Background: an optimization exercise with open tools, aiming at small area and a short achievable clock period. Do not read the settings as production practice.
The RTL was checked by simulation tests, not by an equivalence proof against the original design.
The series may have gaps, and a smaller design here may also do less where the tests do not look.

**Run 1: routing congestion**

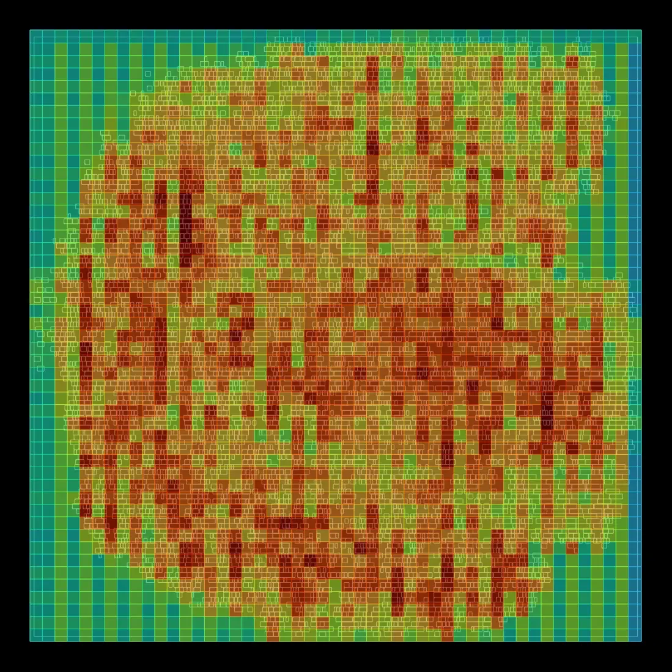
**Run 1: cells coloured by class**

Fill, decap, tap and diode cells in grey.
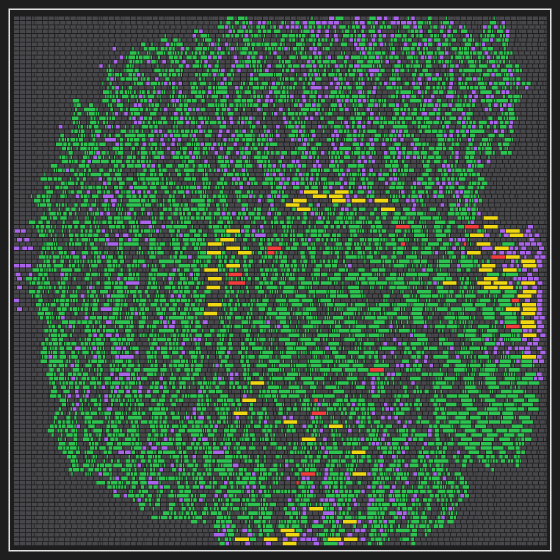
**Run 1: routed metal, one colour a layer**

Bar = 100 um.
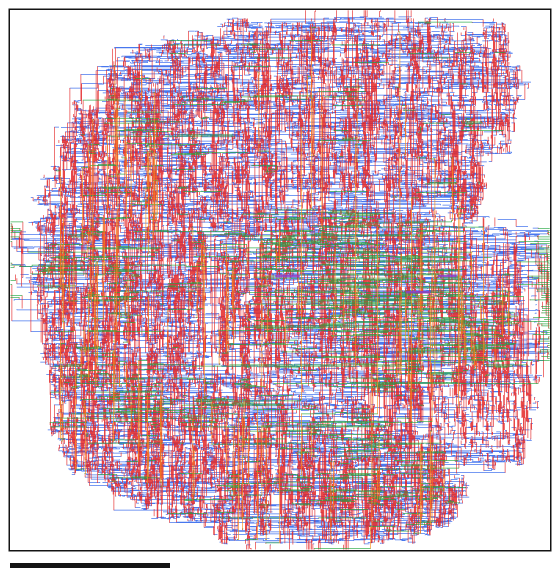
`design/flow/config.mk`:
```
export PLATFORM = sky130hd
export DESIGN_NAME = ALU_Top
export DESIGN_NICKNAME = ALU_Top
export VERILOG_FILES = /design/flow/design.v
export SDC_FILE = /design/flow/constraint.sdc
export NUM_CORES = 4
export LEC_CHECK = 0
export CAP_MARGIN = 20
export CORE_MARGIN = 2
export CORE_UTILIZATION = 40
export SLEW_MARGIN = 20
```
`design/flow/constraint.sdc`:
```
create_clock -name core_clock -period 85.0 [get_ports {clk}]
set_input_delay 17.0000 -clock core_clock [delete_from_list [all_inputs] [get_ports {clk}]]
set_output_delay 17.0000 -clock core_clock [all_outputs]
set_load 0.01 [all_outputs]
```
`design/flow/design.v`:
```
module decod 
(
	input wire[1:0] ALU_FUN,
	output reg [3:0] Enables	
);
	always @(*)
	begin
		case (ALU_FUN)
			2'b00: Enables = 4'b1000;
			2'b01: Enables = 4'b0100;
			2'b10: Enables = 4'b0010;
			2'b11: Enables = 4'b0001;	
		endcase
	end
endmodule
module ARITH_UNIT #(parameter width = 16)
(
	input wire signed [width-1:0] A,B,
	input wire clk,reset_n,arith_en,
	output reg signed [2*width-1:0] arith_out,
	output reg arith_flag,carry_out,
	input wire [1:0] ALU_FUN
);
	always @(posedge clk, negedge reset_n)
	begin
		if (~reset_n)
		begin
			arith_out <= 0;
			arith_flag <= 0;
			carry_out <= 0;
		end
		else if (arith_en)
		begin
			case (ALU_FUN)
				2'b00: 
				begin
					{carry_out,arith_out} <= A + B;
					arith_flag <= 1'b1;
				end
				2'b01:
				begin
					{carry_out,arith_out} <= A - B;
					arith_flag <= 1'b1;
				end
				2'b10:
				begin
					{carry_out,arith_out} <= A * B;
					arith_flag <= 1'b1;
				end
				2'b11:
				begin
					{carry_out,arith_out} <= (B == 0) ? 0 : A / B;   
					arith_flag <= 1'b1;
				end
			endcase
		end
		else
		begin
			arith_out <= 0;
			arith_flag <= 0;
			carry_out <= 0;
		end
	end
endmodule
module LOGIC_UNIT #(parameter width = 16)
(
	input wire [width-1:0] A,B,
	input wire clk,reset_n,logic_en,
	output reg [width-1:0] logic_out,
	output reg logic_flag,
	input wire [1:0] ALU_FUN
);
	always @(posedge clk, negedge reset_n)
	begin
		if (~reset_n)
		begin
			logic_out <= 0;
			logic_flag <= 0;
		end
		else if (logic_en)
		begin
			case (ALU_FUN)
				2'b00: 
				begin
					logic_out <= A & B;
					logic_flag <= 1'b1;
				end
				2'b01:
				begin
					logic_out <= A | B;
					logic_flag <= 1'b1;
				end
				2'b10:
				begin
					logic_out <= ~(A & B);
					logic_flag <= 1'b1;
				end
				2'b11:
				begin
					logic_out <= ~(A | B);
					logic_flag <= 1'b1;
				end
			endcase
		end
		else
		begin
			logic_out <= 0;
			logic_flag <= 0;
		end
	end
endmodule
module CMP_UNIT #(parameter width = 16)
(
	input wire [width-1:0] A,B,
	input wire clk,reset_n,cmp_en,
	output reg [1:0] cmp_out,
	output reg cmp_flag,
	input wire [1:0] ALU_FUN
);
	always @(posedge clk, negedge reset_n)
	begin
		if (~reset_n)
		begin
			cmp_out <= 0;
			cmp_flag <= 0;
		end
		else if (cmp_en)
		begin
			case (ALU_FUN)
				2'b01: 
				begin
					cmp_out <= (A == B) ? 2'b01 : 2'b00;
					cmp_flag <= 1'b1;
				end
				2'b10:
				begin
					cmp_out <= (A > B) ? 2'b10 : 2'b00;
					cmp_flag <= 1'b1;
				end
				2'b11:
				begin
					cmp_out <= (A < B) ? 2'b11 : 2'b00;
					cmp_flag <= 1'b1;
				end
				default:
				begin
					cmp_out <= 0;
					cmp_flag <= 0;
				end
			endcase
		end
		else
		begin
			cmp_out <= 0;
			cmp_flag <= 0;
		end
	end
endmodule
module SFIT_UNIT #(parameter width = 16)
(
	input wire [width-1:0] A,B,
	input wire clk,reset_n,shift_en,
	output reg [width-1:0] shift_out,
	output reg shift_flag,
	input wire [1:0] ALU_FUN
);
	always @(posedge clk, negedge reset_n)
	begin
		if (~reset_n)
		begin
			shift_out <= 0;
			shift_flag <= 0;
		end
		else if (shift_en)
		begin
			case (ALU_FUN)
				2'b00: 
				begin
					shift_out <= A >> 1;
					shift_flag <= 1'b1;
				end
				2'b01:
				begin
					shift_out <= A << 1;
					shift_flag <= 1'b1;
				end
				2'b10:
				begin
					shift_out <= B >> 1;
					shift_flag <= 1'b1;
				end
				2'b11:
				begin
					shift_out <= B << 1;
					shift_flag <= 1'b1;
				end
			endcase
		end
		else
		begin
			shift_out <= 0;
			shift_flag <= 0;
		end
	end
endmodule
module ALU_Top #(parameter width = 16)
(
	input wire [width-1:0] A,B,
	input wire [3:0] ALU_FUN,
	input wire clk,reset_n,
	output  [2*width-1:0] Arith_OUT,
	output  [width-1:0] Logic_OUT,SHIFT_OUT,
	output [1:0] CMP_OUT,
	output Carry_OUT,Arith_Flag,CMP_Flag,Logic_Flag,SHIFT_Flag
);
	wire [3:0] Enables;
	decod B0 
	(
	.ALU_FUN(ALU_FUN[3:2]),
	.Enables(Enables)
	);
	ARITH_UNIT #(.width(width)) B1
	(
	.A(A),
	.B(B),
	.clk(clk),
	.reset_n(reset_n),
	.arith_en(Enables[3]),
	.arith_out(Arith_OUT),
	.arith_flag(Arith_Flag),
	.carry_out(Carry_OUT),
	.ALU_FUN(ALU_FUN[1:0])
	);
	LOGIC_UNIT #(.width(width)) B2
	(
	.A(A),
	.B(B),
	.clk(clk),
	.reset_n(reset_n),
	.logic_en(Enables[2]),
	.logic_out(Logic_OUT),
	.logic_flag(Logic_Flag),
	.ALU_FUN(ALU_FUN[1:0])
	);
	CMP_UNIT #(.width(width)) B3
	(
	.A(A),
	.B(B),
	.clk(clk),
	.reset_n(reset_n),
	.cmp_en(Enables[1]),
	.cmp_out(CMP_OUT),
	.cmp_flag(CMP_Flag),
	.ALU_FUN(ALU_FUN[1:0])
	);
	SFIT_UNIT #(.width(width)) B4
	(
	.A(A),
	.B(B),
	.clk(clk),
	.reset_n(reset_n),
	.shift_en(Enables[0]),
	.shift_out(SHIFT_OUT),
	.shift_flag(SHIFT_Flag),
	.ALU_FUN(ALU_FUN[1:0])
	);
endmodule
```
`design/flow/run.sh`:
```
#!/bin/bash
# synth_recipe.tcl (not shown) runs the flow's synth.tcl, then flattens the netlist and writes it again
# the make line also repeats each setting of config.mk as NAME=value (left out here)
make -C /OpenROAD-flow-scripts/flow DESIGN_CONFIG=/design/flow/config.mk WORK_HOME=/design/flow/orfs CLKGATE_MAP_FILE= SYNTH_SCRIPT=/design/flow/synth_recipe.tcl finish
```
==> metrics.csv, run 1 <==
metric,value,unit
status,timing/DRC/antenna clean,
multi_input_area_share,76.7,%
final-nonclk-buf-share,13.2,%
async_reset_ff_share,100,%
hold_buffers,0,
top_area_cell_class,multi-input gates,
clk_path_buf_depth,2,
place_ws,-2830,ps
layout_commonest_cell,buf_4,
inv_count,472,
fmax,12.1,MHz
wl_met2,79300,um
multi_input_area,43300,um2
final-clk-cell-share,0.548,%
finalSetupTns,0,ps
ys_top_cells_by_count,"ha_1, nor2_1, nand2_1",
grt_pass1_vias,46800,
die_area,115000,um2
wl_met1,80800,um
grt_first_pass_wirelength,274000,um
slew_violations,0,
min_period_over_period,97.0,%
syn_inst,6013,
layout_common_cells,"buf_4, ha_1, nand2_1",
final_layout_size_suffix_gt1_share,19.7,%
worst_pin_slew,1100,ps
viasPerCell,5.85,
synth_enable_flop_cells,0,
nClkBuffers,11,
synth.distinct_cells,106,
htreeDepth,3,
crit_family,compound AO/OA/AOI/OAI gates,
post-dp-hpwl,146000,um
synthFlopType,dfrtp_1,
grt_max_degree,72,
ant_nets,0,
highest_layer,met5,
drt_iter0_markers,4421,
grt_use_met2,47.8,%
stdcell_count,8391,
wl,182000,um
yosysMostFrequentCell,ha_1,
diodes,0,
clockRootBuffer,clkbuf_16,
cts.sinks,71,
worstSetupPathType,input pin to flop,
synth-seq-cells,71,
io_pins,109,
cp-end-kind,flop,
wl_per_cell,21.7,um
start_util,40.4,%
hold_path.class,input pin to asynchronous set/reset pin,
Back to the opening pictures, 'routing congestion':
met1 global-route usage: 42.0%
Final Util: 50.9%
Tot GR Track Use: 30.4%
met3 GRT Util: 5.06%

Back to the opening pictures, 'cells coloured by class':
| colour | class | cells |
|---|---|---|
| red | clock drivers and dummy loads | 16 |
| green | remaining logic cells | 5,903 |
| purple | remaining buffers and delay cells | 913 |
| yellow | registers | 71 |
core area: 111,000 um2
# rows: 122

Back to the opening pictures, 'routed metal, one colour a layer':
| colour | layer | wire length |
|---|---|---|
| red | M2 | 79.3 mm |
| orange | M4 | 7,040 um |
| purple | M5 | 37.7 um |
| blue | M1 | 80.8 mm |
| green | M3 | 15,300 um |

-- run 1: cells by family (layout without fill, tap and decap cells) --
| logic type | Yosys count | count (layout) | share of synthesized area, % |
|---|---|---|---|
| compound gates | 1711 | 1714 | 25.7 |
| buf+inv | 682 | 1401 | 5.83 |
| other cells | 2 | 170 | 0.0168 |
| fa+ha+maj | 959 | 959 | 31.3 |
| xor+xnor | 460 | 460 | 9.01 |
| simple gates | 2001 | 2001 | 20.7 |
| flops | 71 | 71 | 3.97 |
| mux | 127 | 127 | 3.49 |
-- run 1: flip-flops by register name, summed over array words and instances (netlist names) --
name           count
B1.arith_out      32
B2.logic_out      16
B4.shift_out      16
B3.cmp_out         2
B1.arith_flag      1
B1.carry_out       1
B2.logic_flag      1
B3.cmp_flag        1
B4.shift_flag      1
-- run 1: final timing paths --
| path | endpoint | from | cells after the start |
|---|---|---|---|
| worst max-delay path | B1.carry_out$_DFF_PN0_ | B[1] | 320 |
| max in group asynchronous | B4.shift_out[11]$_DFF_PN0_ | reset_n | 1 |
| worst min-delay path | B1.arith_out[24]$_DFF_PN0_ | reset_n | 1 |
| min in group core_clock | B2.logic_out[4]$_DFF_PN0_ | ALU_FUN[1] | 4 |
## Run 2: large edit since run 1, in outline
design/flow/design.v: 267 -> 1364 lines; modules unchanged: 0
  decod: edited, 15 -> 10 lines
  ARITH_UNIT: edited, 49 -> 1269 lines
  LOGIC_UNIT: edited, 47 -> 18 lines
  CMP_UNIT: edited, 47 -> 21 lines
  SFIT_UNIT: edited, 47 -> 19 lines
  ALU_Top: edited, 62 -> 27 lines
==> module ALU_Top as of run 2 <==
module ALU_Top #(parameter width = 16)
(
	input wire [width-1:0] A,B,
	input wire [3:0] ALU_FUN,
	input wire clk,reset_n,
	output  [2*width-1:0] Arith_OUT,
	output  [width-1:0] Logic_OUT,SHIFT_OUT,
	output [1:0] CMP_OUT,
	output Carry_OUT,Arith_Flag,CMP_Flag,Logic_Flag,SHIFT_Flag
);
	wire [3:0] Enables;
	wire a_ge_b, a_eq_b;
	decod B0 (.ALU_FUN(ALU_FUN[3:2]), .Enables(Enables));
	ARITH_UNIT B1 (
	.A(A), .B(B), .clk(clk), .reset_n(reset_n), .arith_en(Enables[3]),
	.ALU_FUN(ALU_FUN), .a_ge_b(a_ge_b), .a_eq_b(a_eq_b),
	.arith_out(Arith_OUT), .arith_flag(Arith_Flag), .carry_out(Carry_OUT));
	LOGIC_UNIT B2 (
	.A(A), .B(B), .clk(clk), .reset_n(reset_n), .logic_en(Enables[2]),
	.logic_out(Logic_OUT), .logic_flag(Logic_Flag), .ALU_FUN(ALU_FUN[1:0]));
	CMP_UNIT B3 (
	.a_ge_b(a_ge_b), .a_eq_b(a_eq_b), .clk(clk), .reset_n(reset_n), .cmp_en(Enables[1]),
	.cmp_out(CMP_OUT), .cmp_flag(CMP_Flag), .ALU_FUN(ALU_FUN[1:0]));
	SFIT_UNIT B4 (
	.A(A), .B(B), .clk(clk), .reset_n(reset_n), .shift_en(Enables[0]),
	.shift_out(SHIFT_OUT), .shift_flag(SHIFT_Flag), .ALU_FUN(ALU_FUN[1:0]));
endmodule
==> module CMP_UNIT as of run 2 <==
module CMP_UNIT
(
	input wire a_ge_b, a_eq_b,
	input wire clk,reset_n,cmp_en,
	output reg [1:0] cmp_out,
	output reg cmp_flag,
	input wire [1:0] ALU_FUN
);
	wire lt = ~a_ge_b;
	wire gt = a_ge_b & ~a_eq_b;
	wire c0 = ALU_FUN[0] & (ALU_FUN[1] ? lt : a_eq_b);
	wire c1 = ALU_FUN[1] & (ALU_FUN[0] ? lt : gt);
	always @(posedge clk or negedge reset_n)
		if (!reset_n) begin
			cmp_out <= 2'd0;
			cmp_flag <= 1'b0;
		end else begin
			cmp_out <= {c1, c0} & {2{cmp_en}};
			cmp_flag <= cmp_en & (ALU_FUN[1] | ALU_FUN[0]);
		end
endmodule
==> module SFIT_UNIT as of run 2 <==
module SFIT_UNIT
(
	input wire [15:0] A,B,
	input wire clk,reset_n,shift_en,
	output reg [15:0] shift_out,
	output reg shift_flag,
	input wire [1:0] ALU_FUN
);
	wire [15:0] x = ALU_FUN[1] ? B : A;
	wire [15:0] r = ALU_FUN[0] ? {x[14:0], 1'b0} : {1'b0, x[15:1]};
	always @(posedge clk or negedge reset_n)
		if (!reset_n) begin
			shift_out <= 16'd0;
			shift_flag <= 1'b0;
		end else begin
			shift_out <= r & {16{shift_en}};
			shift_flag <= shift_en;
		end
endmodule
==> module decod as of run 2 <==
module decod
(
	input wire [1:0] ALU_FUN,
	output wire [3:0] Enables
);
	assign Enables[3] = ~ALU_FUN[1] & ~ALU_FUN[0];
	assign Enables[2] = ~ALU_FUN[1] &  ALU_FUN[0];
	assign Enables[1] =  ALU_FUN[1] & ~ALU_FUN[0];
	assign Enables[0] =  ALU_FUN[1] &  ALU_FUN[0];
endmodule
==> module LOGIC_UNIT as of run 2 <==
module LOGIC_UNIT
(
	input wire [15:0] A,B,
	input wire clk,reset_n,logic_en,
	output reg [15:0] logic_out,
	output reg logic_flag,
	input wire [1:0] ALU_FUN
);
	wire [15:0] r = (ALU_FUN[0] ? (A | B) : (A & B)) ^ {16{ALU_FUN[1]}};
	always @(posedge clk or negedge reset_n)
		if (!reset_n) begin
			logic_out <= 16'd0;
			logic_flag <= 1'b0;
		end else begin
			logic_out <= r & {16{logic_en}};
			logic_flag <= logic_en;
		end
endmodule
**Run 2: clock wires, drivers and flops**

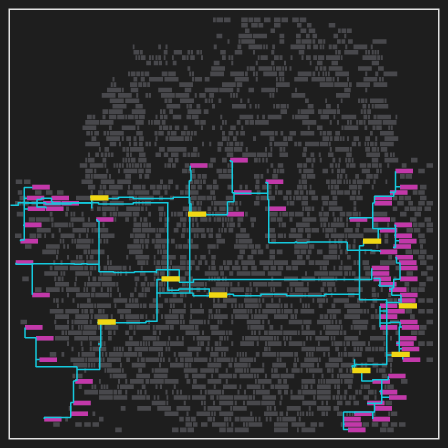
[yellow] clock-net drivers | count: 9
[cyan] clock wires | length: 1,470 um
[magenta] flip-flops | count: 70
routed clock nets: 10

**Run 2: floorplan with the power grid**

Bar = 50 um. Pins as bars on the die edge.
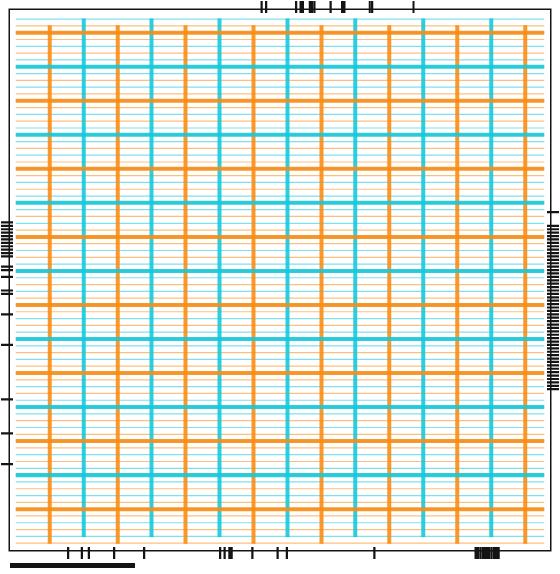
| colour | net |
|---|---|
| orange | VSS |
| cyan | VDD |
met5 straps: 15
signal pins: 109
met1 rails: 78
rows: 77

==> metrics.csv, run 2 <==
metric,value,unit
status,timing/DRC/antenna clean,
viasPerCell,5.74,
gp_congestion,0.937,
htreeDepth,3,
syn_avg_cell_area,8.75,um2
period_needed,75770,ps
die_h,216,um
yosysWarnings,4,
core,44200,um2
synthSimpleGateAreaFrac,18.6,%
drt_iter0_markers,1421,
met1_usage,41.8,%
antenna_found_initial,0,
synthMuxAreaShare,3.80,%
crit_arrival,75970,ps
synth_top_family_by_area,adder cells,
fin_ws,9230,ps
fin_area,20000,um2
grt.busiest_layer,met2,
syn_inst,2050,
largest_registers,"B1.arith_out (32), B2.logic_out (16), B4.shift_out (16)",
cts.sinks,70,
wl_met2,28500,um
cts_setup_buffers,0,
cts_tree,done,
synth_xor_area_share,3.51,%
crit_required,85200,ps
layout_commonest_cell,fa_1,
wl,64900,um
final_layout_size_suffix_gt1_share,6.96,%
highest_layer,met4,
place_ws,9530,ps
vias,15500,
cts_resized,0,
hold_buffers,0,
portBuffers,108,
fmax,13.2,MHz
grt_use_met2,43.7,%
ant_nets,0,
syn-cell-area,17900,um2
final_nets,2526,
start_kind,input pin,
cp-end-kind,flop,
async_reset_ff_share,100,%
worstSetupPathType,input pin to flop,
critPathLaunch,B[1],
synth_adder_area_share,41.5,%
cpMostUsedCell,fa_1,
met3_usage,6.26,%
finalSetupTns,0,ps
grt-ovfl-total,0,
crit_family,adder cells,
synthFlopType,dfrtp_1,
synth-seq-cells,70,
drc,0,
dr.pass1.iters,6,
wl_met1,27600,um
worst_pin_slew,1100,ps
clk_pin_slew,80,ps
yosysMostFrequentCell,fa_1,
synth.distinct_cells,99,
cp_slowest_cell,a211oi_2,
worstPathBufferInverterCount,12,
final_util,45.2,%
place_area,19700,um2
fillers,4310,
synth_enable_flop_cells,0,
post-dp-hpwl,48700,um
largest_reg_flops,32,
max-slew-margin-rel,26.6,%
cp_slowest_stage_delay,920,ps
grt_first_pass_wirelength,101000,um
die_x,216,um
io_pins,109,
grt_pass1_vias,16300,
wl_met3,6720,um
dp_cells,2688,
grtUsageTotal,29.0,%
setup_viol_count_final,0,
worst-path-stages,182,
path_max_fanout,26,
ys_seq_area_share,9.76,%
clockRootBuffer,clkbuf_16,
min_period_over_period,89.1,%
hold_violations,0,
ys_top_cells_by_area,"fa_1, dfrtp_1, inv_1, and2_1, nand2_1",
synth-compound-area-share,12.7,%
wl_per_cell,24.0,um
stdcell_count,2705,
cap_violations,0,
clk_path_buf_depth,2,
layout_common_cells,"fa_1, inv_1, nand2_1",
grt_max_degree,71,
yosys.area.top_type,fa_1,
die_area,46600,um2
endpoint,B1.arith_out[14]$_DFF_PN0_,
largest_register,B1.arith_out,
rsz0062_at_grt,false,
ys_top_cells_by_count,"fa_1, inv_1, nand2_1",
slew_violations,0,
rows,77,
area_growth,11.4,%
hold_slack,16740,ps
hold_path.class,input pin to asynchronous set/reset pin,
start_util,40.6,%
**Run 2: routed metal, one colour a layer**

Bar = 50 um.
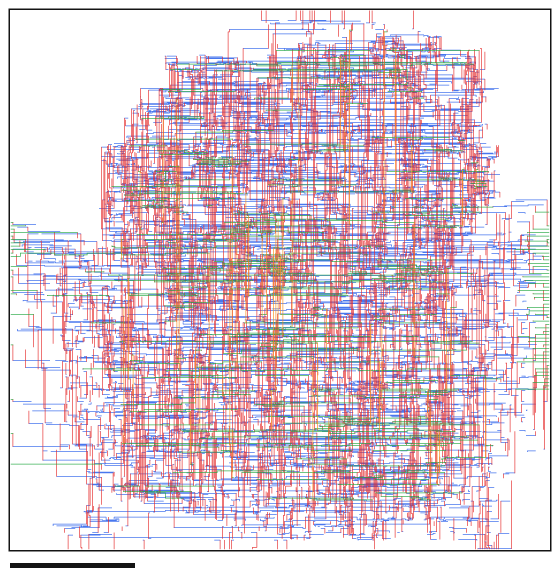
| colour | layer | wire length |
|---|---|---|
| red | M2 | 28.5 mm |
| orange | M4 | 2,060 um |
| blue | M1 | 27.6 mm |
| green | M3 | 6,720 um |

## run 2: cell types whose count changed after synthesis, sizes merged, moves of 184 or more
| cell | previous run | this run |
|---|---|---|
| nand2 | 612 | 204 |
| nor2 | 622 | 194 |
| o21ai | 282 | 98 |
| ha | 695 | 37 |
| xnor2 | 315 | 57 |
| a21o | 197 | 9 |
| a21oi | 444 | 38 |
## run 2: kinds of logic (layout without fill, tap and decap cells)
logic type      after synthesis  in the layout
fa+ha+maj                   390            390
mux                          51             51
flops                        70             70
compound gates              316            316
xor+xnor                     72             72
buf+inv                     469            531
simple gates                682            682
other cells                   0              1
## run 2: layout make-up
| type | count | area [um2] | area share [%] |
|---|---|---|---|
| clock buffers | 11 | 243 | 1.21 |
| flip-flops and latches | 70 | 1750 | 8.76 |
| repair buffers | 171 | 1540 | 7.71 |
| clock inverters | 5 | 33.8 | 0.169 |
| well taps | 592 | 741 | 3.71 |
| inverters | 344 | 1290 | 6.46 |
| diodes | 1 | 2.50 | 0.0125 |
| multi-input cells | 1511 | 14400 | 72.0 |

-- re-timing with driven ports --
In the flow no input, the clock included, has a driving cell. The finished layouts below were timed again as built, in two steps. Step 1 assumes that a clkbuf_16 drives the clock port and a buf_2 every other input. Step 2 moves the port delays by t, midway between the first and last clock arrival at a register: inputs arrive t later, outputs are due t later. That takes back most of the time a late clock gives input paths. Three values: no drivers, after step 1, after step 2; two values: the first two.
run | shift t [ns] | setup WS [ns] | worst hold slack (ns) | worst register clock-pin slew, ns | pins driven straight from the clock port
run 1 | 0.434 | 2.561 / 2.568 / 2.134 | 16.581 / 16.568 / 17.002 | 0.07 / 0.07 | 1
run 2 | 0.424 | 9.229 / 9.256 / 8.832 | 16.739 / 16.713 / 17.137 | 0.08 / 0.08 | 1
After both steps setup and hold are still met in every run listed. The setup slack of run 1, which loses most, moves by +0.007 ns with the drivers and by -0.427 ns with both steps.
